Source: an optimization exercise on an open RTL-to-GDS flow (aim: small area, a short achievable clock period and few clock cycles). Production flows keep margins and buffers that such runs may drop. In this exercise RTL edits were held to simulation tests only and were not proved equivalent to the original. Power and IR drop assume default switching activity.

`design/flow/config.mk`:
```
export PLATFORM = sky130hd
export DESIGN_NAME = mp4
export DESIGN_NICKNAME = mp4
export VERILOG_FILES = /design/flow/design.v
export SDC_FILE = /design/flow/constraint.sdc
export NUM_CORES = 4
export LEC_CHECK = 0
export CAP_MARGIN = 20
export CORE_MARGIN = 2
export CORE_UTILIZATION = 45
export PLACE_DENSITY = 0.6
export SLEW_MARGIN = 20
```
`design/flow/constraint.sdc`:
```
create_clock -name core_clock -period 12.0 [get_ports {clk}]
set_input_delay 2.4000 -clock core_clock [delete_from_list [all_inputs] [get_ports {clk}]]
set_output_delay 2.4000 -clock core_clock [all_outputs]
set_load 0.01 [all_outputs]
```
`design/flow/design.v`:
```
package pcmux;
typedef enum bit [1:0] {
    pc_plus4  = 2'b00
    ,alu_out  = 2'b01
    ,alu_mod2 = 2'b10
} pcmux_sel_t;
endpackage
package marmux;
typedef enum bit {
    pc_out = 1'b0
    ,alu_out = 1'b1
} marmux_sel_t;
endpackage
package cmpmux;
typedef enum bit {
    rs2_out = 1'b0
    ,i_imm = 1'b1
} cmpmux_sel_t;
endpackage
package alumux;
typedef enum bit {
    rs1_out = 1'b0
    ,pc_out = 1'b1
} alumux1_sel_t;
typedef enum bit [2:0] {
    i_imm    = 3'b000
    ,u_imm   = 3'b001
    ,b_imm   = 3'b010
    ,s_imm   = 3'b011
    ,j_imm   = 3'b100
    ,rs2_out = 3'b101
} alumux2_sel_t;
endpackage
package regfilemux;
typedef enum bit [3:0] {
    alu_out   = 4'b0000
    ,br_en    = 4'b0001
    ,u_imm    = 4'b0010
    ,lw       = 4'b0011
    ,pc_plus4 = 4'b0100
    ,lb        = 4'b0101
    ,lbu       = 4'b0110   
    ,lh        = 4'b0111
    ,lhu       = 4'b1000   
} regfilemux_sel_t;
endpackage
package forwardAmux;
typedef enum bit [1:0] {
    IDEX = 2'b00
    ,EXMEM = 2'b01
    ,MEMWB = 2'b10
    ,EXMEM_rdata = 2'b11
} forwardAmux_sel_t;
endpackage
package forwardBmux;
typedef enum bit [1:0] {
    IDEX = 2'b00
    ,EXMEM = 2'b01
    ,MEMWB = 2'b10
    ,EXMEM_rdata = 2'b11
} forwardBmux_sel_t;
endpackage
package forwardCmux;
typedef enum bit {
    RS2 = 1'b0,
    MEMWB = 1'b1
} forwardCmux_sel_t;
endpackage
package rv32i_types;
typedef logic [31:0] rv32i_word;
typedef logic [4:0] rv32i_reg;
typedef logic [3:0] rv32i_mem_wmask;
typedef enum bit [6:0] {
    op_lui   = 7'b0110111,  
    op_auipc = 7'b0010111,  
    op_jal   = 7'b1101111,  
    op_jalr  = 7'b1100111,  
    op_br    = 7'b1100011,  
    op_load  = 7'b0000011,  
    op_store = 7'b0100011,  
    op_imm   = 7'b0010011,  
    op_reg   = 7'b0110011,  
    op_csr   = 7'b1110011   
} rv32i_opcode;
typedef enum bit [2:0] {
    beq  = 3'b000,
    bne  = 3'b001,
    blt  = 3'b100,
    bge  = 3'b101,
    bltu = 3'b110,
    bgeu = 3'b111
} branch_funct3_t;
typedef enum bit [2:0] {
    lb  = 3'b000,
    lh  = 3'b001,
    lw  = 3'b010,
    lbu = 3'b100,
    lhu = 3'b101
} load_funct3_t;
typedef enum bit [2:0] {
    sb = 3'b000,
    sh = 3'b001,
    sw = 3'b010
} store_funct3_t;
typedef enum bit [2:0] {
    add  = 3'b000,  
    sll  = 3'b001,
    slt  = 3'b010,
    sltu = 3'b011,
    axor = 3'b100,
    sr   = 3'b101,  
    aor  = 3'b110,
    aand = 3'b111
} arith_funct3_t;
typedef enum bit [2:0] {
    alu_add = 3'b000,
    alu_sll = 3'b001,
    alu_sra = 3'b010,
    alu_sub = 3'b011,
    alu_xor = 3'b100,
    alu_srl = 3'b101,
    alu_or  = 3'b110,
    alu_and = 3'b111
} alu_ops;
typedef struct packed {
    rv32i_opcode opcode;
	branch_funct3_t cmpop;
    alu_ops aluop;
    logic load_regfile;
    logic alumux1_sel;
    logic [2:0] alumux2_sel;
    logic cmpmux_sel;
    logic [3:0] regfilemux_sel;
    logic marmux_sel;
    store_funct3_t store_funct3;
    logic mem_read;
    logic mem_write;
    logic[3:0] mem_byte_enable;
} rv32i_control_word;
typedef struct packed {
	rv32i_word pc;
	rv32i_word instr;
}  IFID_access_i;
typedef struct packed {
	rv32i_word pc;
	logic [2:0] funct3;
    logic [6:0] funct7;
    rv32i_opcode opcode;
    logic [31:0] i_imm;
    logic [31:0] s_imm;
    logic [31:0] b_imm;
    logic [31:0] u_imm;
    logic [31:0] j_imm;
    logic [4:0] rs1;
    logic [4:0] rs2;
    logic [4:0] rd;
}  IFID_access_o;
typedef struct packed {
	rv32i_control_word WB;
	rv32i_control_word M;
	rv32i_control_word EX;
	rv32i_word pc;
    logic [31:0] rs1;
    logic [31:0] rs2;
    logic [4:0] rd;
	rv32i_word i_imm;
	rv32i_word u_imm;
	rv32i_word b_imm;
	rv32i_word s_imm;
	rv32i_word j_imm;
	logic [4:0] rs1_idx;
    logic [4:0] rs2_idx;
}  IDEX_access;
typedef struct packed {
	rv32i_control_word WB;
	rv32i_control_word M;
	rv32i_word alu_out;
	rv32i_word alumux2_out;
	rv32i_word rs2;
	rv32i_word u_imm;
	rv32i_word pc;
	logic [4:0] rd;
	logic br_en;
}  EXMEM_access;
typedef struct packed {
	rv32i_control_word WB;
	rv32i_word addr;
	rv32i_word mem_rdata;
	rv32i_word alu_out;
	rv32i_word u_imm;
	logic br_en;
	rv32i_word pc;
	logic [4:0] rd;
}  MEMWB_access;
endpackage
module alu
(
    input rv32i_types::alu_ops aluop,
    input [31:0] a, b,
    output logic [31:0] f
);
always_comb
begin
    f = a + b;
    unique case (aluop)
        rv32i_types::alu_add:  f = a + b;
        rv32i_types::alu_sll:  f = a << b[4:0];
        rv32i_types::alu_sra:  f = $signed(a) >>> b[4:0];
        rv32i_types::alu_sub:  f = a - b;
        rv32i_types::alu_xor:  f = a ^ b;
        rv32i_types::alu_srl:  f = a >> b[4:0];
        rv32i_types::alu_or:   f = a | b;
        rv32i_types::alu_and:  f = a & b;
    endcase
end
endmodule
module cmp
(
    input rv32i_types::branch_funct3_t cmpop,
    input [31:0] a, b,
    output logic f
);
always_comb
begin
	unique case (cmpop)
		rv32i_types::beq: f = a == b;
		rv32i_types::bne: f = a != b;
		rv32i_types::blt: f = $signed(a) < $signed(b);
		rv32i_types::bge: f = $signed(a) >= $signed(b);
		rv32i_types::bltu: f = a < b;
		rv32i_types::bgeu: f = a >= b;
		default: f = 1'b0;
	endcase
end
endmodule
module control(
    input rv32i_types::rv32i_opcode opcode,
    input logic[2:0] funct3,
    input logic[6:0] funct7,
    input logic[4:0] rs1,
    input logic[4:0] rs2,
	input logic[4:0] rd,
    output rv32i_types::rv32i_control_word ctrl
);
rv32i_types::branch_funct3_t branch_funct3;
rv32i_types::store_funct3_t store_funct3;
rv32i_types::load_funct3_t load_funct3;
rv32i_types::arith_funct3_t arith_funct3;
assign arith_funct3 = rv32i_types::arith_funct3_t'(funct3);
assign load_funct3 = rv32i_types::load_funct3_t'(funct3);
assign store_funct3 = rv32i_types::store_funct3_t'(funct3);
function void loadRegfile(logic [3:0] sel);
    ctrl.regfilemux_sel = sel;
    ctrl.load_regfile = 1'b1;
endfunction
function automatic void setCMP(logic sel,rv32i_types::branch_funct3_t op);
    ctrl.cmpmux_sel = sel;
    ctrl.cmpop = op;
endfunction
always_comb begin
    ctrl.opcode = opcode;
    ctrl.aluop = rv32i_types::alu_ops'(funct3);
    ctrl.cmpop = rv32i_types::branch_funct3_t'(funct3);
    ctrl.regfilemux_sel = regfilemux::alu_out;
    ctrl.load_regfile = 1'b0;
    ctrl.alumux1_sel = alumux::rs1_out;
    ctrl.alumux2_sel = alumux::i_imm;
    ctrl.cmpmux_sel = cmpmux::rs2_out;
    ctrl.marmux_sel = marmux::pc_out;
    ctrl.mem_read = 1'b0;
    ctrl.mem_write = 1'b0;
    ctrl.mem_byte_enable = 4'b1111;
    ctrl.store_funct3 = rv32i_types::store_funct3_t'(3'b000);
    case (opcode) 
        rv32i_types::op_imm: begin
            case (arith_funct3)
                rv32i_types::slt: begin
                    loadRegfile(regfilemux::br_en);
                    setCMP(cmpmux::i_imm, rv32i_types::blt);
                end
                rv32i_types::sltu: begin
                    loadRegfile(regfilemux::br_en);
                    setCMP(cmpmux::i_imm, rv32i_types::bltu);
                end
                rv32i_types::sr: begin  
                    loadRegfile(regfilemux::alu_out);
                    ctrl.aluop = funct7 ? rv32i_types::alu_sra : rv32i_types::alu_srl;
                end
                default: begin  
                    loadRegfile(regfilemux::alu_out);
                    ctrl.aluop = rv32i_types::alu_ops'(funct3);
                end
            endcase
        end
        rv32i_types::op_br: begin
            ctrl.alumux1_sel = alumux::pc_out;
            ctrl.alumux2_sel = alumux::b_imm;
            ctrl.aluop = rv32i_types::alu_add;
        end
        rv32i_types::op_load: begin
            ctrl.aluop = rv32i_types::alu_add;
            ctrl.mem_read = 1'b1;
            case(load_funct3)
                rv32i_types::lb: loadRegfile(regfilemux::lb);
                rv32i_types::lh: loadRegfile(regfilemux::lh);
                rv32i_types::lw: loadRegfile(regfilemux::lw);
                rv32i_types::lbu: loadRegfile(regfilemux::lbu);
                rv32i_types::lhu: loadRegfile(regfilemux::lhu);
				endcase
        end
        rv32i_types::op_store: begin
            ctrl.alumux2_sel = alumux::s_imm;
            ctrl.aluop = rv32i_types::alu_add;
            ctrl.mem_write = 1'b1;
            ctrl.store_funct3 = store_funct3;
        end
        rv32i_types::op_auipc: begin
            ctrl.alumux1_sel = alumux::pc_out;
            ctrl.alumux2_sel = alumux::u_imm;
            loadRegfile(regfilemux::alu_out);
            ctrl.aluop = rv32i_types::alu_add;
        end
        rv32i_types::op_lui: begin
            loadRegfile(regfilemux::u_imm);
        end
        rv32i_types::op_reg: begin
            case (arith_funct3)
                rv32i_types::slt: begin
                    loadRegfile(regfilemux::br_en);
                    setCMP(cmpmux::rs2_out, rv32i_types::blt);
                end
                rv32i_types::sltu: begin
                    loadRegfile(regfilemux::br_en);
                    setCMP(cmpmux::rs2_out, rv32i_types::bltu);
                end 
                rv32i_types::sr: begin
                    loadRegfile(regfilemux::alu_out);
                    ctrl.alumux2_sel = alumux::rs2_out;
                    ctrl.aluop = funct7 ? rv32i_types::alu_sra : rv32i_types::alu_srl;
                end
                default: begin  
                    loadRegfile(regfilemux::alu_out);
                    if (arith_funct3 == rv32i_types::add)
                        ctrl.aluop = funct7 ? rv32i_types::alu_sub : rv32i_types::alu_add;
                    else
                        ctrl.aluop = rv32i_types::alu_ops'(funct3);
                    ctrl.alumux2_sel = alumux::rs2_out;
                end
            endcase
        end
        rv32i_types::op_jal: begin
            ctrl.alumux1_sel = alumux::pc_out;
            ctrl.alumux2_sel = alumux::j_imm;
            ctrl.aluop = rv32i_types::alu_add;
            loadRegfile(regfilemux::pc_plus4);
        end
        rv32i_types::op_jalr: begin
            ctrl.alumux1_sel = alumux::rs1_out;
            ctrl.alumux2_sel = alumux::i_imm;
            ctrl.aluop = rv32i_types::alu_add;
            loadRegfile(regfilemux::pc_plus4);
        end
        default: ctrl = 0;  
    endcase
end
endmodule
module regfile
(
    input clk,
    input rst,
    input load,
    input [31:0] in,
    input [4:0] src_a, src_b, dest,
    output logic [31:0] reg_a, reg_b
);
logic [31:0] data [32];
always_ff @(posedge clk)
begin
    if (rst)
    begin
        for (int i=0; i<32; i=i+1) begin
            data[i] <= '0;
        end
    end
    else if (load && dest)
    begin
        data[dest] <= in;
    end
end
always_comb
begin
    reg_a = src_a ? data[src_a] : 0;
    reg_b = src_b ? data[src_b] : 0;
end
endmodule
module decode
(
	input logic clk,
	input logic rst,
	input rv32i_types::rv32i_word pc,
	input [2:0] funct3,
	input [6:0] funct7,
	input rv32i_types::rv32i_opcode opcode,
	input [31:0] i_imm,
	input [31:0] s_imm,
	input [31:0] b_imm,
	input [31:0] u_imm,
	input [31:0] j_imm,
	input [4:0] rs1,
	input [4:0] rs2,
	input [4:0] rd,
    input logic reg_write,
	input [4:0] dest_reg,
	input rv32i_types::rv32i_word reg_in,
	output [31:0] pc_o,
	output [31:0] i_imm_o,
	output [31:0] u_imm_o,
	output [31:0] b_imm_o,
	output [31:0] s_imm_o,
	output [31:0] j_imm_o,
	output logic [31:0] rs1_o,
	output logic [31:0] rs2_o,
	output [4:0] rd_o,
	output [4:0] rs1_idx_o,
	output [4:0] rs2_idx_o,
	output rv32i_types::rv32i_control_word WB_o,
	output rv32i_types::rv32i_control_word M_o,
	output rv32i_types::rv32i_control_word EX_o
);
logic [31:0] rs2_output, rs1_output;
assign pc_o = pc;
assign i_imm_o = i_imm;
assign u_imm_o = u_imm;
assign b_imm_o = b_imm;
assign s_imm_o = s_imm;
assign j_imm_o = j_imm;
assign rd_o = rd;
assign rs1_idx_o = rs1;
assign rs2_idx_o = rs2;
rv32i_types::rv32i_control_word control_word;
assign WB_o = control_word;
assign M_o = control_word;
assign EX_o = control_word;
always_comb begin  
	rs1_o = rs1_output;
	rs2_o = rs2_output;
	if (reg_write && dest_reg != 5'd0) begin
		if (dest_reg == rs2) rs2_o = reg_in;
		if (dest_reg == rs1) rs1_o = reg_in;
	end
end	
regfile regfile
(
    .clk(clk),
    .rst(rst),
    .load(reg_write),
    .in(reg_in),
    .src_a(rs1), 
    .src_b(rs2), 
    .dest(dest_reg),
    .reg_a(rs1_output), 
    .reg_b(rs2_output)
);
control controller (
	.ctrl(control_word),
	.*
);
endmodule
module pc_register #(parameter width = 32)
(
    input clk,
    input rst,
    input load,
    input [width-1:0] in,
    output logic [width-1:0] out
);
logic [width-1:0] data;
always_ff @(posedge clk)
begin
    if (rst)
    begin
        data <= 32'h00000060;
    end
    else if (load)
    begin
        data <= in;
    end
    else
    begin
        data <= data;
    end
end
always_comb
begin
    out = data;
end
endmodule
module fetch
(
	input clk,
	input rst,
	input rv32i_types::rv32i_word alu_out,
	input rv32i_types::rv32i_word instr_i,
	input rv32i_types::rv32i_opcode ex_op,
	input logic br_en,
	input logic load_pc,
	input logic flush_pipeline_i,
	output rv32i_types::rv32i_word pc_out,
	output rv32i_types::rv32i_word instr_o
);
rv32i_types::rv32i_word pcmux_out;
logic [1:0] pcmux_sel;
assign instr_o = instr_i;
always_comb begin
	unique case (ex_op)
		rv32i_types::op_br: pcmux_sel = {1'b0, br_en};
		rv32i_types::op_jal: pcmux_sel = pcmux::alu_mod2;
		rv32i_types::op_jalr: pcmux_sel = pcmux::alu_mod2;
		default: pcmux_sel = pcmux::pc_plus4;
	endcase
	unique case (pcmux_sel)
		pcmux::pc_plus4: pcmux_out = pc_out + 4;
		pcmux::alu_out: pcmux_out = alu_out;
		pcmux::alu_mod2: pcmux_out = {alu_out[31:1], 1'b0};
		default: pcmux_out = 0;
	endcase
end
pc_register PC(
    .clk(clk),
    .rst(rst),
    .load(load_pc),
    .in(pcmux_out),
    .out(pc_out)
);
endmodule
module ir
(
    input clk,
    input rst,
    input load,
    input [31:0] in,
    output [2:0] funct3,
    output [6:0] funct7,
    output rv32i_types::rv32i_opcode opcode,
    output [31:0] i_imm,
    output [31:0] s_imm,
    output [31:0] b_imm,
    output [31:0] u_imm,
    output [31:0] j_imm,
    output [4:0] rs1,
    output [4:0] rs2,
    output [4:0] rd
);
logic [31:0] data;
assign funct3 = data[14:12];
assign funct7 = data[31:25];
assign opcode = rv32i_types::rv32i_opcode'(data[6:0]);
assign i_imm = {{21{data[31]}}, data[30:20]};
assign s_imm = {{21{data[31]}}, data[30:25], data[11:7]};
assign b_imm = {{20{data[31]}}, data[7], data[30:25], data[11:8], 1'b0};
assign u_imm = {data[31:12], 12'h000};
assign j_imm = {{12{data[31]}}, data[19:12], data[20], data[30:21], 1'b0};
assign rs1 = data[19:15];
assign rs2 = data[24:20];
assign rd = data[11:7];
always_ff @(posedge clk)
begin
    if (rst)
    begin
        data <= '0;
    end
    else if (load == 1)
    begin
        data <= in;
    end
    else
    begin
        data <= data;
    end
end
endmodule
module IFID
(
	input logic clk,
	input logic rst,
	input logic load,
	input rv32i_types::rv32i_word pc_i,
	input rv32i_types::rv32i_word instr_i,
	output rv32i_types::rv32i_word pc_o,
	output [2:0] funct3,
	output [6:0] funct7,
	output rv32i_types::rv32i_opcode opcode,
	output [31:0] i_imm,
	output [31:0] s_imm,
	output [31:0] b_imm,
	output [31:0] u_imm,
	output [31:0] j_imm,
	output [4:0] rs1,
	output [4:0] rs2,
	output [4:0] rd
);
ir ir
(
	.clk(clk),
	.rst(rst),
	.load(load),
	.in(instr_i),
	.funct3(funct3),
	.funct7(funct7),
	.opcode(opcode),
	.i_imm(i_imm),
	.s_imm(s_imm),
	.b_imm(b_imm),
	.u_imm(u_imm),
	.j_imm(j_imm),
	.rs1(rs1),
	.rs2(rs2),
	.rd(rd)
);
rv32i_types::rv32i_word pc_data;
always_ff @(posedge clk)
begin
    if (rst)
    begin
		pc_data <= '0;
    end
    else if (load)
    begin
		pc_data <= pc_i;
    end
	else 
	begin
		pc_data <= pc_data;
	end
end
always_comb
begin
    pc_o = pc_data;
end
endmodule
module IDEX
(
	input clk,
	input rst,
	input load,
	input rv32i_types::rv32i_control_word WB_i,
	input rv32i_types::rv32i_control_word M_i,
	input rv32i_types::rv32i_control_word EX_i,
	output rv32i_types::rv32i_control_word WB_o,
	output rv32i_types::rv32i_control_word M_o,
	output rv32i_types::rv32i_control_word EX_o,
	input rv32i_types::rv32i_word pc,
	input logic [31:0] rs1,
	input logic [31:0] rs2,
	input logic [4:0] rd,
	input rv32i_types::rv32i_word i_imm,
	input rv32i_types::rv32i_word u_imm,
	input rv32i_types::rv32i_word b_imm,
	input rv32i_types::rv32i_word s_imm,
	input rv32i_types::rv32i_word j_imm,
	input logic [4:0] rs1_idx,
	input logic [4:0] rs2_idx,
	output rv32i_types::rv32i_word pc_o,
	output logic [31:0] rs1_o,
	output logic [31:0] rs2_o,
	output logic [4:0] rd_o,
	output rv32i_types::rv32i_word i_imm_o,
	output rv32i_types::rv32i_word u_imm_o,
	output rv32i_types::rv32i_word b_imm_o,
	output rv32i_types::rv32i_word s_imm_o,
	output rv32i_types::rv32i_word j_imm_o,
	output logic [4:0] rs1_idx_o,
	output logic [4:0] rs2_idx_o
);
rv32i_types::rv32i_control_word WB_data;
rv32i_types::rv32i_control_word M_data;
rv32i_types::rv32i_control_word EX_data;
rv32i_types::rv32i_word pc_data;
logic [31:0] rs1_data;
logic [31:0] rs2_data;
logic [4:0] rd_data;
rv32i_types::rv32i_word i_imm_data;
rv32i_types::rv32i_word u_imm_data;
rv32i_types::rv32i_word b_imm_data;
rv32i_types::rv32i_word s_imm_data;
rv32i_types::rv32i_word j_imm_data;
logic [4:0] rs1_idx_data;
logic [4:0] rs2_idx_data;
always_ff @(posedge clk)
begin
    if (rst)
    begin
        WB_data <= '0;
		M_data <= '0;
		EX_data <= '0;
		pc_data <= '0;
		rs1_data <= '0;
		rs2_data <= '0;
		rd_data <= '0;
		i_imm_data <= '0;
		u_imm_data <= '0;
		b_imm_data <= '0;
		s_imm_data <= '0;
		j_imm_data <= '0;
		rs1_idx_data <= '0;
		rs2_idx_data <= '0;
    end
    else if (load)
    begin
        WB_data <= WB_i;
		M_data <= M_i;
		EX_data <= EX_i;
		pc_data <= pc;
		rs1_data <= rs1;
		rs2_data <= rs2;
		rd_data <= rd;
		i_imm_data <= i_imm;
		u_imm_data <= u_imm;
		b_imm_data <= b_imm;
		s_imm_data <= s_imm;
		j_imm_data <= j_imm;
		rs1_idx_data <= rs1_idx;
		rs2_idx_data <= rs2_idx;
    end
    else
    begin
        WB_data <= WB_data;
		M_data <= M_data;
		EX_data <= EX_data;
		pc_data <= pc_data;
		rs1_data <= rs1_data;
		rs2_data <= rs2_data;
		rd_data <= rd_data;
		i_imm_data <= i_imm_data;
		u_imm_data <= u_imm_data;
		b_imm_data <= b_imm_data;
		s_imm_data <= s_imm_data;
		j_imm_data <= j_imm_data;
		rs1_idx_data <= rs1_idx_data;
		rs2_idx_data <= rs2_idx_data;
    end
end
always_comb
begin
	WB_o = WB_data;
	M_o = M_data;
	EX_o = EX_data;
	pc_o = pc_data;
	rs1_o = rs1_data;
	rs2_o = rs2_data;
	rd_o = rd_data;
	i_imm_o = i_imm_data;
	u_imm_o = u_imm_data;
	b_imm_o = b_imm_data;
	s_imm_o = s_imm_data;
	j_imm_o = j_imm_data;
	rs1_idx_o = rs1_idx_data;
	rs2_idx_o = rs2_idx_data;
end
endmodule
module execute
(
	input clk,
	input rst,
	input logic alumux1_sel,
	input logic [2:0] alumux2_sel,
	input logic cmpmux_sel,
    input rv32i_types::alu_ops aluop,
	input rv32i_types::branch_funct3_t cmpop,
	input rv32i_types::rv32i_word pc,
	input rv32i_types::rv32i_word rs1,
	input rv32i_types::rv32i_word rs2,
	input rv32i_types::rv32i_word i_imm,
	input rv32i_types::rv32i_word u_imm,
	input rv32i_types::rv32i_word b_imm,
	input rv32i_types::rv32i_word s_imm,
	input rv32i_types::rv32i_word j_imm,
    input logic [1:0] forwardAmux_sel,
    input logic [1:0] forwardBmux_sel,
	input rv32i_types::rv32i_word EXMEM_rd_i,
	input rv32i_types::rv32i_word MEMWB_rd_i,
	input rv32i_types::rv32i_word data_rdata,
	output rv32i_types::rv32i_word alu_out,
	output rv32i_types::rv32i_word alumux2_out,
	output rv32i_types::rv32i_word rs2_fwd,
	output logic br_en
);
rv32i_types::rv32i_word alumux1_out;
rv32i_types::rv32i_word cmpmux_out;
rv32i_types::rv32i_word forwardAmux_out;
rv32i_types::rv32i_word forwardBmux_out;
	alu ALU(
		.aluop (aluop),
		.a (alumux1_out),
		.b (alumux2_out),
		.f (alu_out)
	);
	cmp CMP(
		.cmpop (cmpop),
		.a (forwardAmux_out),
		.b (cmpmux_out),
		.f (br_en)
	);
assign rs2_fwd = forwardBmux_out;
always_comb begin : MUXES
	forwardAmux_out = rs1;
	forwardBmux_out = rs2;
	cmpmux_out = forwardBmux_out;
	alumux1_out = forwardAmux_out;
	alumux2_out = i_imm;
	unique case (forwardAmux_sel)
		forwardAmux::IDEX: forwardAmux_out = rs1;
		forwardAmux::EXMEM: forwardAmux_out = EXMEM_rd_i;
		forwardAmux::MEMWB: forwardAmux_out = MEMWB_rd_i;
		forwardAmux::EXMEM_rdata: forwardAmux_out = data_rdata;
		default:;
	endcase
	unique case (forwardBmux_sel)
		forwardBmux::IDEX: forwardBmux_out = rs2;
		forwardBmux::EXMEM: forwardBmux_out = EXMEM_rd_i;
		forwardBmux::MEMWB: forwardBmux_out = MEMWB_rd_i;
		forwardBmux::EXMEM_rdata: forwardBmux_out = data_rdata;
		default:;
	endcase
	unique case (cmpmux_sel)
		cmpmux::rs2_out: cmpmux_out = forwardBmux_out;
		cmpmux::i_imm: cmpmux_out = i_imm;
		default:;
	endcase
	unique case (alumux1_sel)
		alumux::rs1_out: alumux1_out = forwardAmux_out;
		alumux::pc_out: alumux1_out = pc;
		default:;
	endcase
	unique case (alumux2_sel)
		alumux::i_imm: alumux2_out = i_imm;
		alumux::u_imm: alumux2_out = u_imm;
		alumux::b_imm: alumux2_out = b_imm;
		alumux::s_imm: alumux2_out = s_imm;
		alumux::j_imm: alumux2_out = j_imm;
		alumux::rs2_out: alumux2_out = forwardBmux_out;
		default:;
	endcase
end
endmodule
module EXMEM
(
	input logic clk,
	input logic rst,
	input logic load,
	input rv32i_types::rv32i_control_word WB_i,
	input rv32i_types::rv32i_control_word M_i,
	input rv32i_types::rv32i_word alu_out_i,
	input rv32i_types::rv32i_word alumux2_out_i,
	input rv32i_types::rv32i_word rs2_i,
	input logic [4:0] rd_i,
	input rv32i_types::rv32i_word u_imm_i,
	input logic br_en_i,
	input rv32i_types::rv32i_word pc_i,
	output rv32i_types::rv32i_control_word WB_o,
	output rv32i_types::rv32i_control_word M_o,
	output rv32i_types::rv32i_word alu_out_o,
	output rv32i_types::rv32i_word alumux2_out_o,
	output rv32i_types::rv32i_word rs2_o,
	output logic [4:0] rd_o,
	output rv32i_types::rv32i_word u_imm_o,
	output logic br_en_o,
	output rv32i_types::rv32i_word pc_o
);
rv32i_types::rv32i_control_word WB_data;
rv32i_types::rv32i_control_word M_data;
rv32i_types::rv32i_word alu_out_data;
rv32i_types::rv32i_word alumux2_out_data;
logic [4:0] rd_data;
rv32i_types::rv32i_word u_imm_data;
logic br_en_data;
rv32i_types::rv32i_word pc_data;
rv32i_types::rv32i_word rs2_data;
always_ff @(posedge clk)
begin
    if (rst)
    begin
		WB_data <= '0;
		M_data <= '0;
		alu_out_data <= '0;
		alumux2_out_data <= '0;
		rs2_data <= '0;
		rd_data <= '0;
		u_imm_data <= '0;
		br_en_data <= '0;
		pc_data <= '0;
    end
    else if (load)
    begin
		WB_data <= WB_i;
		M_data <= M_i;
		alu_out_data <= alu_out_i;
		alumux2_out_data <= alumux2_out_i;
		rs2_data <= rs2_i;
		rd_data <= rd_i;
		u_imm_data <= u_imm_i;
		br_en_data <= br_en_i;
		pc_data <= pc_i;
    end
	else 
	begin
		WB_data <= WB_data;
		M_data <= M_data;
		alu_out_data <= alu_out_data;
		alumux2_out_data <= alumux2_out_data;
		rs2_data <= rs2_data;
		rd_data <= rd_data;
		u_imm_data <= u_imm_data;
		br_en_data <= br_en_data;
		pc_data <= pc_data;
	end
end
always_comb
begin
 	WB_o = WB_data;
	M_o = M_data;
	alu_out_o = alu_out_data;
	alumux2_out_o = alumux2_out_data;
	rs2_o = rs2_data;
	rd_o = rd_data;
	u_imm_o = u_imm_data;
	br_en_o = br_en_data;
	pc_o = pc_data;
end
endmodule
module mem
(
    input clk,
    input rst,
    input logic mem_read,
    input logic mem_write,
    input logic[3:0] mem_byte_enable_i,
    input rv32i_types::rv32i_word address_i,
    input rv32i_types::rv32i_word rs2_i,
    input rv32i_types::rv32i_word regfile_i,
    input logic forwardCmux_sel,
    input rv32i_types::store_funct3_t store_funct3,
    input logic mem_resp,
    input logic br_en,
    input rv32i_types::rv32i_opcode opcode,
    input rv32i_types::rv32i_word ex_pc,
    input rv32i_types::rv32i_word cur_pc,
    input rv32i_types::rv32i_word id_pc,
    input rv32i_types::rv32i_word if_pc,
    output rv32i_types::rv32i_word mem_wdata_o,
    output rv32i_types::rv32i_word address_o,
    output logic[3:0] mem_byte_enable_o,
    output logic memstall,
    output logic flush_pipeline
);
rv32i_types::rv32i_word mem_wdata_i;
always_comb begin
    mem_wdata_i = rs2_i;
    case (forwardCmux_sel)
        forwardCmux::RS2: mem_wdata_i = rs2_i;
        forwardCmux::MEMWB: mem_wdata_i = regfile_i;
    endcase
end
always_comb begin
    if (br_en && opcode == rv32i_types::op_br)
        flush_pipeline = 1'b1;
    else if (opcode == rv32i_types::op_jal || opcode == rv32i_types::op_jalr)
        flush_pipeline = 1'b1;
    else
        flush_pipeline = 1'b0;
end
always_comb begin
    mem_byte_enable_o = mem_byte_enable_i;
    address_o = address_i;
    mem_wdata_o = 0;
    if (mem_write) begin
        case (store_funct3)
            rv32i_types::sb: begin  
                case (address_i & 2'b11)
                    0: begin
                        mem_byte_enable_o = 4'b0001;
                        mem_wdata_o = mem_wdata_i << 0;
                    end
                    1: begin
                        mem_byte_enable_o = 4'b0010;
                        mem_wdata_o = mem_wdata_i << 8;
                    end
                    2: begin
                        mem_byte_enable_o = 4'b0100;
                        mem_wdata_o = mem_wdata_i << 16;
                    end
                    3: begin
                        mem_byte_enable_o = 4'b1000;
                        mem_wdata_o = mem_wdata_i << 24;
                    end
                endcase
            end
            rv32i_types::sh: begin
                case (address_i & 2'b10)
                    0: begin
                        mem_byte_enable_o = 4'b0011;
                        mem_wdata_o = mem_wdata_i << 0;
                    end
                    2: begin
                        mem_byte_enable_o = 4'b1100;
                        mem_wdata_o = mem_wdata_i << 16;
                    end
                endcase
            end
            rv32i_types::sw: begin
                mem_byte_enable_o = 4'b1111;
                mem_wdata_o = mem_wdata_i;
            end
        endcase
    end
end
always_comb begin
    if((mem_read||mem_write) && !mem_resp) 
        memstall = 0;
    else
        memstall = 1;
end
endmodule
module MEMWB
(
	input logic clk,
	input logic rst,
	input logic load,
	input rv32i_types::rv32i_control_word WB_i,
	input rv32i_types::rv32i_word addr_i,
	input rv32i_types::rv32i_word mem_rdata_i,
	input rv32i_types::rv32i_word alu_out_i,
	input logic [4:0] rd_i,
	input rv32i_types::rv32i_word u_imm_i,
	input logic br_en_i,
	input rv32i_types::rv32i_word pc_i,
	output rv32i_types::rv32i_control_word WB_o,
	output rv32i_types::rv32i_word addr_o,
	output rv32i_types::rv32i_word mem_rdata_o,
	output rv32i_types::rv32i_word alu_out_o,
	output logic [4:0] rd_o,
	output rv32i_types::rv32i_word u_imm_o,
	output logic br_en_o,
	output rv32i_types::rv32i_word pc_o
);
rv32i_types::rv32i_control_word WB_data;
rv32i_types::rv32i_word mem_rdata_data;
rv32i_types::rv32i_word alu_out_data;
logic [4:0] rd_data;
rv32i_types::rv32i_word u_imm_data;
rv32i_types::rv32i_word addr_data;
logic br_en_data;
rv32i_types::rv32i_word pc_data;
always_ff @(posedge clk)
begin
    if (rst)
    begin
		WB_data <= '0 ;
		mem_rdata_data <= '0;
		alu_out_data <= '0;
		rd_data <= '0;
		u_imm_data <= '0;
		addr_data <= '0;
		br_en_data <= '0;
		pc_data <= '0;
    end
    else if (load)
    begin
		WB_data <= WB_i;
		mem_rdata_data <= mem_rdata_i;
		alu_out_data <= alu_out_i;
		rd_data <= rd_i;
		u_imm_data <= u_imm_i;
		addr_data <= addr_i;
		br_en_data <= br_en_i;
		pc_data <= pc_i;
    end
	else 
	begin
		WB_data <= WB_data;
		mem_rdata_data <= mem_rdata_data;
		alu_out_data <= alu_out_data;
		rd_data <= rd_data;
		u_imm_data <= u_imm_data;
		addr_data <= addr_data;
		br_en_data <= br_en_data;
		pc_data <= pc_data;
	end
end
always_comb
begin
    WB_o = WB_data;
	mem_rdata_o = mem_rdata_data;
	alu_out_o = alu_out_data;
	rd_o = rd_data;
	u_imm_o = u_imm_data;
	addr_o = addr_data;
	br_en_o = br_en_data;
	pc_o = pc_data;
end
endmodule
module writeback
(
	input rv32i_types::rv32i_word mem_rdata,
	input rv32i_types::rv32i_word alu_out,
	input logic [3:0] regfilemux_sel,
	input logic br_en,
	input rv32i_types::rv32i_word u_imm,
	input rv32i_types::rv32i_word addr,
	input rv32i_types::rv32i_word pc_out,
	output rv32i_types::rv32i_word regfilemux_out
);
always_comb begin
	regfilemux_out = '0;
	unique case(regfilemux_sel)
		regfilemux::alu_out: regfilemux_out = alu_out;
		regfilemux::br_en: regfilemux_out = {31'b0, br_en};
		regfilemux::u_imm: regfilemux_out = u_imm;
		regfilemux::lw: regfilemux_out = mem_rdata;
		regfilemux::pc_plus4: regfilemux_out = pc_out + 4;
		regfilemux::lb: begin
				case (addr & 2'b11)
					0: regfilemux_out = $signed(mem_rdata[7:0]);
					1: regfilemux_out = $signed(mem_rdata[15:8]);
					2: regfilemux_out = $signed(mem_rdata[23:16]);
					3: regfilemux_out = $signed(mem_rdata[31:24]);
				endcase
			end
		regfilemux::lbu: begin
			case (addr & 2'b11)
				0: regfilemux_out = {24'b0, mem_rdata[7:0]};
				1: regfilemux_out = {24'b0, mem_rdata[15:8]};
				2: regfilemux_out = {24'b0, mem_rdata[23:16]};
				3: regfilemux_out = {24'b0, mem_rdata[31:24]};
			endcase
		end
		regfilemux::lh: begin
			case (addr & 2'b10)
				0: regfilemux_out = $signed(mem_rdata[15:0]);
				2: regfilemux_out = $signed(mem_rdata[31:16]);
			endcase
		end
		regfilemux::lhu: begin
			case (addr & 2'b10)
				0: regfilemux_out = {16'b0, mem_rdata[15:0]};
				2: regfilemux_out = {16'b0, mem_rdata[31:16]};
			endcase
		end
		default: regfilemux_out = 31'b0;
	endcase
end
endmodule
module FU
(   
    input logic clk,
    input logic rst,
    input logic [4:0] rs1_i,
    input logic [4:0] rs2_i,
    input logic [4:0] EXMEM_rd_i,
    input logic [4:0] MEMWB_rd_i,
    input logic EXMEM_reg_write_i,
    input logic MEMWB_reg_write_i,
    input rv32i_types::rv32i_word MEMWB_address_i,
    input rv32i_types::rv32i_word EXMEM_address_i,
    input rv32i_types::rv32i_opcode EXMEM_opcode,
    input rv32i_types::rv32i_opcode MEMWB_opcode,
    output logic [1:0] forwardAmux_sel,
    output logic [1:0] forwardBmux_sel,
    output logic forwardCmux_sel
);
always_comb
begin
    forwardAmux_sel = forwardAmux::IDEX;
    forwardBmux_sel = forwardBmux::IDEX;  
    forwardCmux_sel = forwardCmux::RS2;
    if(EXMEM_reg_write_i && EXMEM_rd_i && (EXMEM_rd_i == rs1_i)) begin
        forwardAmux_sel = forwardAmux::EXMEM;
        if(EXMEM_opcode == rv32i_types::op_load)
            forwardAmux_sel = forwardAmux::EXMEM_rdata;
    end
    else if(MEMWB_reg_write_i && (MEMWB_rd_i != 0) && (MEMWB_rd_i == rs1_i)) begin
        forwardAmux_sel = forwardAmux::MEMWB;
    end
    if(EXMEM_reg_write_i && EXMEM_rd_i && (EXMEM_rd_i == rs2_i)) begin
        forwardBmux_sel = forwardBmux::EXMEM;
        if(EXMEM_opcode == rv32i_types::op_load)
            forwardBmux_sel = forwardBmux::EXMEM_rdata;
    end
    else if(MEMWB_reg_write_i && (MEMWB_rd_i != 0) && (MEMWB_rd_i == rs2_i)) begin
        forwardBmux_sel = forwardBmux::MEMWB;
    end
end
endmodule
module mp4
(    
	input logic clk,
    input logic rst,
	output logic inst_read,
	output logic [31:0] inst_addr,
	input logic inst_resp,
	input logic [31:0] inst_rdata,
	output logic data_read,
	output logic data_write,
	output logic [3:0] data_mbe,
	output logic [31:0] data_addr,
	output logic [31:0] data_wdata,
	input logic data_resp,
	input logic [31:0] data_rdata
);
rv32i_types::IFID_access_i IFID_i;
rv32i_types::IFID_access_o IFID_o;
rv32i_types::IDEX_access IDEX_i, IDEX_o;
rv32i_types::EXMEM_access EXMEM_i, EXMEM_o;
rv32i_types::MEMWB_access MEMWB_i, MEMWB_o;
rv32i_types::rv32i_word regfilemux_out;
logic [1:0] forwardAmux_sel;
logic [1:0] forwardBmux_sel;
logic forwardCmux_sel;
logic memstall;
logic flush_pipeline;
rv32i_types::rv32i_word instr_rdata;
rv32i_types::rv32i_word exmem_fwd;
logic mem_resp_inst, mem_resp_data;
rv32i_types::rv32i_word data_wdata_int;
logic [3:0] mem_byte_enable;
fetch fetch
(
	.clk(clk),
	.rst(rst),
	.alu_out(EXMEM_o.alu_out),
	.br_en(EXMEM_o.br_en),
	.instr_i(instr_rdata),
	.flush_pipeline_i(flush_pipeline),
	.pc_out(IFID_i.pc),
	.instr_o(IFID_i.instr),
	.ex_op(EXMEM_o.WB.opcode),
	.load_pc(flush_pipeline || (memstall && mem_resp_inst))
);
IFID IFID
(
	.clk(clk),
	.rst(rst | flush_pipeline | (memstall & ~mem_resp_inst)),
	.load(memstall && mem_resp_inst),
	.pc_i(IFID_i.pc),
	.instr_i(IFID_i.instr),  
	.pc_o(IFID_o.pc),
	.funct3(IFID_o.funct3),
	.funct7(IFID_o.funct7),
	.opcode(IFID_o.opcode),
	.i_imm(IFID_o.i_imm),
	.s_imm(IFID_o.s_imm),
	.b_imm(IFID_o.b_imm),
	.u_imm(IFID_o.u_imm),
	.j_imm(IFID_o.j_imm),
	.rs1(IFID_o.rs1),
	.rs2(IFID_o.rs2),
	.rd(IFID_o.rd)
);
decode decode
(
	.clk(clk),
	.rst(rst),
	.pc(IFID_o.pc),
	.funct3(IFID_o.funct3),
	.funct7(IFID_o.funct7),
	.opcode(IFID_o.opcode),
	.i_imm(IFID_o.i_imm),
	.s_imm(IFID_o.s_imm),
	.b_imm(IFID_o.b_imm),
	.u_imm(IFID_o.u_imm),
	.j_imm(IFID_o.j_imm),
	.rs1(IFID_o.rs1),
	.rs2(IFID_o.rs2),
	.rd(IFID_o.rd),
	.reg_write(MEMWB_o.WB.load_regfile),
	.dest_reg(MEMWB_o.rd),
	.reg_in(regfilemux_out),
	.pc_o(IDEX_i.pc),
	.i_imm_o(IDEX_i.i_imm),
	.u_imm_o(IDEX_i.u_imm),
	.b_imm_o(IDEX_i.b_imm),
	.s_imm_o(IDEX_i.s_imm),
	.j_imm_o(IDEX_i.j_imm),
	.rs1_o(IDEX_i.rs1),
	.rs2_o(IDEX_i.rs2),
	.rd_o(IDEX_i.rd),
	.rs1_idx_o(IDEX_i.rs1_idx),
	.rs2_idx_o(IDEX_i.rs2_idx),
	.WB_o(IDEX_i.WB),
	.M_o(IDEX_i.M),
	.EX_o(IDEX_i.EX)
);
IDEX IDEX
(
	.clk(clk),
	.rst(rst | flush_pipeline),
	.load(memstall),  
	.WB_i(IDEX_i.WB),
	.M_i(IDEX_i.M),
	.EX_i(IDEX_i.EX),
	.WB_o(IDEX_o.WB),
	.M_o(IDEX_o.M),
	.EX_o(IDEX_o.EX),
	.pc(IDEX_i.pc),
	.rs1(IDEX_i.rs1),
	.rs2(IDEX_i.rs2), 
	.rd(IDEX_i.rd),
	.i_imm(IDEX_i.i_imm),
	.u_imm(IDEX_i.u_imm),
	.b_imm(IDEX_i.b_imm),
	.s_imm(IDEX_i.s_imm),
	.j_imm(IDEX_i.j_imm),
	.rs1_idx(IDEX_i.rs1_idx),
	.rs2_idx(IDEX_i.rs2_idx),
	.pc_o(IDEX_o.pc),
	.rs1_o(IDEX_o.rs1),
	.rs2_o(IDEX_o.rs2),
	.rd_o(IDEX_o.rd),
	.i_imm_o(IDEX_o.i_imm),
	.u_imm_o(IDEX_o.u_imm),
	.b_imm_o(IDEX_o.b_imm),
	.s_imm_o(IDEX_o.s_imm),
	.j_imm_o(IDEX_o.j_imm),
	.rs1_idx_o(IDEX_o.rs1_idx),
	.rs2_idx_o(IDEX_o.rs2_idx)
);
execute execute
(
	.clk(clk),
	.rst(flush_pipeline),
	.alumux1_sel(IDEX_o.EX.alumux1_sel),
	.alumux2_sel(IDEX_o.EX.alumux2_sel),
    .aluop(IDEX_o.EX.aluop),
	.cmpop(IDEX_o.EX.cmpop),
	.cmpmux_sel(IDEX_o.EX.cmpmux_sel),
	.pc(IDEX_o.pc),
	.rs1(IDEX_o.rs1),
	.rs2(IDEX_o.rs2),
	.i_imm(IDEX_o.i_imm),
	.u_imm(IDEX_o.u_imm),
	.b_imm(IDEX_o.b_imm),
	.s_imm(IDEX_o.s_imm),
	.j_imm(IDEX_o.j_imm),
	.forwardAmux_sel(forwardAmux_sel),
	.forwardBmux_sel(forwardBmux_sel),
	.EXMEM_rd_i(exmem_fwd),
	.MEMWB_rd_i(regfilemux_out),
	.alu_out(EXMEM_i.alu_out),
	.alumux2_out(EXMEM_i.alumux2_out),
	.br_en(EXMEM_i.br_en),
	.rs2_fwd(EXMEM_i.rs2),
	.data_rdata(exmem_fwd)
);
assign EXMEM_i.WB = IDEX_o.WB;
assign EXMEM_i.M = IDEX_o.M;
assign EXMEM_i.u_imm = IDEX_o.u_imm;
assign EXMEM_i.pc = IDEX_o.pc;
assign EXMEM_i.rd = IDEX_o.rd;
EXMEM EXMEM
(
	.clk(clk),
	.rst(rst | flush_pipeline),
	.load(memstall),  
	.WB_i(EXMEM_i.WB),
	.M_i(EXMEM_i.M),
	.alu_out_i(EXMEM_i.alu_out),
	.alumux2_out_i(EXMEM_i.alumux2_out),
	.rs2_i(EXMEM_i.rs2),
	.rd_i(EXMEM_i.rd),
	.u_imm_i(EXMEM_i.u_imm),
	.br_en_i(EXMEM_i.br_en),
	.pc_i(EXMEM_i.pc),
	.WB_o(EXMEM_o.WB),
	.M_o(EXMEM_o.M),
	.alu_out_o(EXMEM_o.alu_out),
	.alumux2_out_o(EXMEM_o.alumux2_out),
	.rs2_o(EXMEM_o.rs2),
	.rd_o(EXMEM_o.rd),
	.u_imm_o(EXMEM_o.u_imm),
	.br_en_o(EXMEM_o.br_en),
	.pc_o(EXMEM_o.pc)
);
mem mem
(
	.clk(clk),
	.rst(rst),
	.mem_read(EXMEM_o.M.mem_read),
	.mem_write(EXMEM_o.M.mem_write),
	.mem_byte_enable_i(EXMEM_o.M.mem_byte_enable),
	.br_en(EXMEM_o.br_en),
	.opcode(EXMEM_o.M.opcode),
	.flush_pipeline(flush_pipeline),
	.address_i(EXMEM_o.alu_out),
	.rs2_i(EXMEM_o.rs2),  
	.regfile_i(regfilemux_out),
	.forwardCmux_sel(forwardCmux_sel),
	.mem_wdata_o(data_wdata_int),
	.mem_byte_enable_o(mem_byte_enable),
	.mem_resp(mem_resp_data),
	.address_o(MEMWB_i.addr),
	.store_funct3(EXMEM_o.M.store_funct3),
	.memstall(memstall),
	.ex_pc(IDEX_o.pc),
	.cur_pc(EXMEM_o.pc),
	.id_pc(IFID_o.pc),
	.if_pc(IFID_i.pc)
);
writeback exmem_result
(
	.mem_rdata(data_rdata),
	.alu_out(EXMEM_o.alu_out),
	.regfilemux_sel(EXMEM_o.WB.regfilemux_sel),
	.br_en(EXMEM_o.br_en),
	.u_imm(EXMEM_o.u_imm),
	.addr(EXMEM_o.alu_out),
	.pc_out(EXMEM_o.pc),
	.regfilemux_out(exmem_fwd)
);
assign MEMWB_i.rd = EXMEM_o.rd;
assign MEMWB_i.WB = EXMEM_o.WB;
assign MEMWB_i.alu_out = EXMEM_o.alu_out;
assign MEMWB_i.u_imm = EXMEM_o.u_imm;
assign MEMWB_i.br_en = EXMEM_o.br_en;
assign MEMWB_i.pc = EXMEM_o.pc;
MEMWB MEMWB
(
	.clk(clk),
	.rst(rst),
	.load(memstall),  
	.WB_i(MEMWB_i.WB),
	.addr_i(MEMWB_i.addr),
	.mem_rdata_i(data_rdata),  
	.alu_out_i(MEMWB_i.alu_out),
	.rd_i(MEMWB_i.rd),
	.u_imm_i(MEMWB_i.u_imm),
	.br_en_i(MEMWB_i.br_en),
	.pc_i(MEMWB_i.pc),
	.WB_o(MEMWB_o.WB),
	.addr_o(MEMWB_o.addr),
	.mem_rdata_o(MEMWB_o.mem_rdata),
	.alu_out_o(MEMWB_o.alu_out),
	.rd_o(MEMWB_o.rd),
	.u_imm_o(MEMWB_o.u_imm),
	.br_en_o(MEMWB_o.br_en),
	.pc_o(MEMWB_o.pc)
);
writeback writeback
(
	.mem_rdata(MEMWB_o.mem_rdata),
	.alu_out(MEMWB_o.alu_out),
	.regfilemux_sel(MEMWB_o.WB.regfilemux_sel),
	.br_en(MEMWB_o.br_en),
	.u_imm(MEMWB_o.u_imm),
	.addr(MEMWB_o.addr),
	.pc_out(MEMWB_o.pc),
	.regfilemux_out(regfilemux_out)
);
FU FU
(
    .clk(clk),
    .rst(rst),
    .rs1_i(IDEX_o.rs1_idx),
    .rs2_i(IDEX_o.rs2_idx),
    .EXMEM_rd_i(EXMEM_o.rd),
    .MEMWB_rd_i(MEMWB_o.rd),
    .EXMEM_reg_write_i(EXMEM_o.WB.load_regfile),
    .MEMWB_reg_write_i(MEMWB_o.WB.load_regfile),
	.MEMWB_address_i(MEMWB_o.addr),
	.EXMEM_address_i(EXMEM_o.alu_out),
	.EXMEM_opcode(EXMEM_o.WB.opcode),
	.MEMWB_opcode(MEMWB_o.WB.opcode),
    .forwardAmux_sel(forwardAmux_sel),
    .forwardBmux_sel(forwardBmux_sel),
	.forwardCmux_sel(forwardCmux_sel)
);
assign inst_read = ~flush_pipeline;
assign inst_addr = IFID_i.pc;
assign mem_resp_inst = inst_resp;
assign instr_rdata = inst_rdata;
assign data_read = EXMEM_o.M.mem_read;
assign data_write = EXMEM_o.M.mem_write;
assign data_mbe = mem_byte_enable;
assign data_addr = EXMEM_o.alu_out;
assign data_wdata = data_wdata_int;
assign mem_resp_data = data_resp;
endmodule
```
`design/flow/run.sh`:
```
#!/bin/bash
# synth_recipe.tcl (not shown) runs the flow's synth.tcl, then flattens the netlist and writes it again
# the make line also repeats each setting of config.mk as NAME=value (left out here)
make -C /OpenROAD-flow-scripts/flow DESIGN_CONFIG=/design/flow/config.mk WORK_HOME=/design/flow/orfs CLKGATE_MAP_FILE= SYNTH_SCRIPT=/design/flow/synth_recipe.tcl finish
```
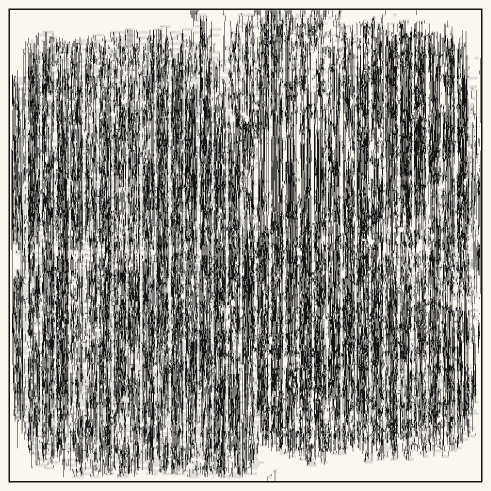
Figure 1: the metal 2 layer.
The longest straight run is 173 um. The wires run mostly vertical. 6987 nets have wire on it.
M2 GR Usage: 61.7%
Total Wirelength: 406 mm
via count: 73300

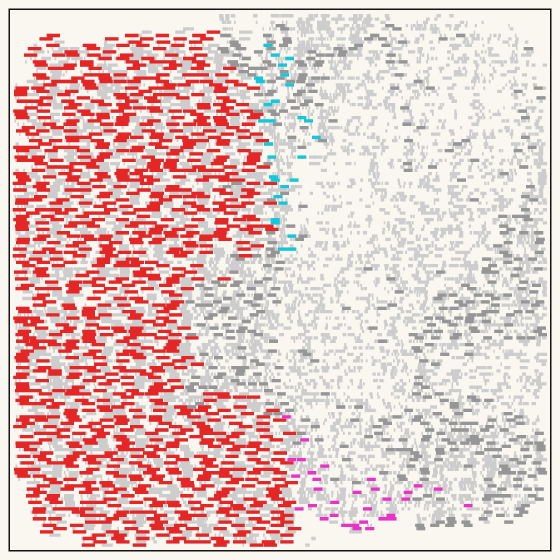
Figure 2: register map, names as in the netlist.
`MEMWB.pc_data`: marked magenta, placed flops 32. `decode.regfile.data`: marked red, placed flops 1024. `IDEX.M_data`: marked cyan, placed flops 29, where top middle.
seq pwr: 0.00602 W
sequential cell area share: 41.8%
Seq. cell area: 41300 um^2
Finished Core Util: 50.7%

==> notes.md <==
Inst Count DP 10500; post-synthesis async set-or-reset flop share 0%; most common cell in the synthesized netlist nor2_1; DRC Markers 0; Clock Skews 0.0811 ns; Power Internal 0.00962 W; Synth Area in Adders 1.89%; full die area 200000 um^2; initial antenna violation count 14; DRT iter0 DRCs 11200; Reg2Reg Depth 24; Final #Nets 8260; layout cells sized above 1 17.7%; Total GRT Usage 40.2%; CP endpoint EXMEM.alu_out_data[28]; area of placed instances 92800 um^2; CP Class primary input to flip-flop; Setup WS post-layout 3.18 ns; # IOs 171; num sequential 1547; worst stage delay on the critical path 0.66 ns; WP data arrival 9.52 ns; synthesis-to-layout area growth 11.9%; DRT Pass-1 Iters 7; WL met1 144 mm; Cells on Worst Hold Path 2; chip width 447 um; Post-CTS Hold Fix Bufs 0; Flop pwr share 44.3%; r2r setup slk 3.88 ns; Worst path slowest cell a221oi_1; number of CTS-inserted buffers 172; final design area excluding fillers 98700 um^2; Final Hold Fails 0; met3 wire len 41.9 mm; CTS root buf clkbuf_16; Tap Cells 2624; Core Box Area 195000 um^2; clock power share 40.2%; hold crit path type flip-flop to flip-flop; met3 Usage GRT 8.36%; PortBufs 170; sequential element share of the synthesized area 46.7%; Critical Path Stages 23; Post-CTS Setup Bufs 0; number of global-route vias before repair 69600; status finished clean; GRT busiest layer met2; CTS tree built; switch share 29.3%; clock-net power 0.00547 W; clock buffer depth 3; RSZ-0062 raised after global routing no; Routed WL per cell 37.5 um; via-per-instance ratio 6.76; Post-synth EDFFs 1024; Worst Hold Launch IFID.pc_data[4]; ClkCell Share 5.87%; Peak VDD IR 140 uV; RR Endpoint EXMEM.alu_out_data[28]; CP Cell Sequence clkdlybuf4s50_1 -> mux4_2 -> and3_1 -> a221oi_1 -> nand2_1 -> a221oi_4 -> ha_1 -> nand4_1 -> o21ai_0 -> xnor2_1 -> ha_1 -> nand3_1 -> or2_0 -> nor2_1 -> a211oi_1 -> o211ai_1 -> o311ai_0 -> a31oi_1 -> o21a_1 -> o211ai_1 -> a211oi_1 -> nor3b_1 -> a21oi_1; # diodes 14
Testbench counts, summed over its fixed seeds: cycles 42,640.

==> port drivers added, routing unchanged <==
No port has a modelled driver above. Below, the same layout with a new extraction and two added sets of constraints. Step 1 assumes that a clkbuf_16 drives the clock port and a buf_2 every other input. Step 2 also shifts input and output timing later by t, the mid clock arrival at the registers, as if the neighbouring blocks saw the same clock. Slacks: no drivers / after step 1 / after step 2; pairs: no drivers / after step 1.
t, ns: 0.942
slack for setup (ns): 3.184 / 3.251 / 2.309
worst hold slack (ns): 0.439 / 0.439 / 0.439
slew at the worst register clock pin (ns): 0.08 / 0.08
worst data-port slew with drivers (ns): 0.10
After both steps setup and hold are still met in this run. For this run, drivers alone change the setup slack by +0.067 ns; drivers and shift together by -0.875 ns.
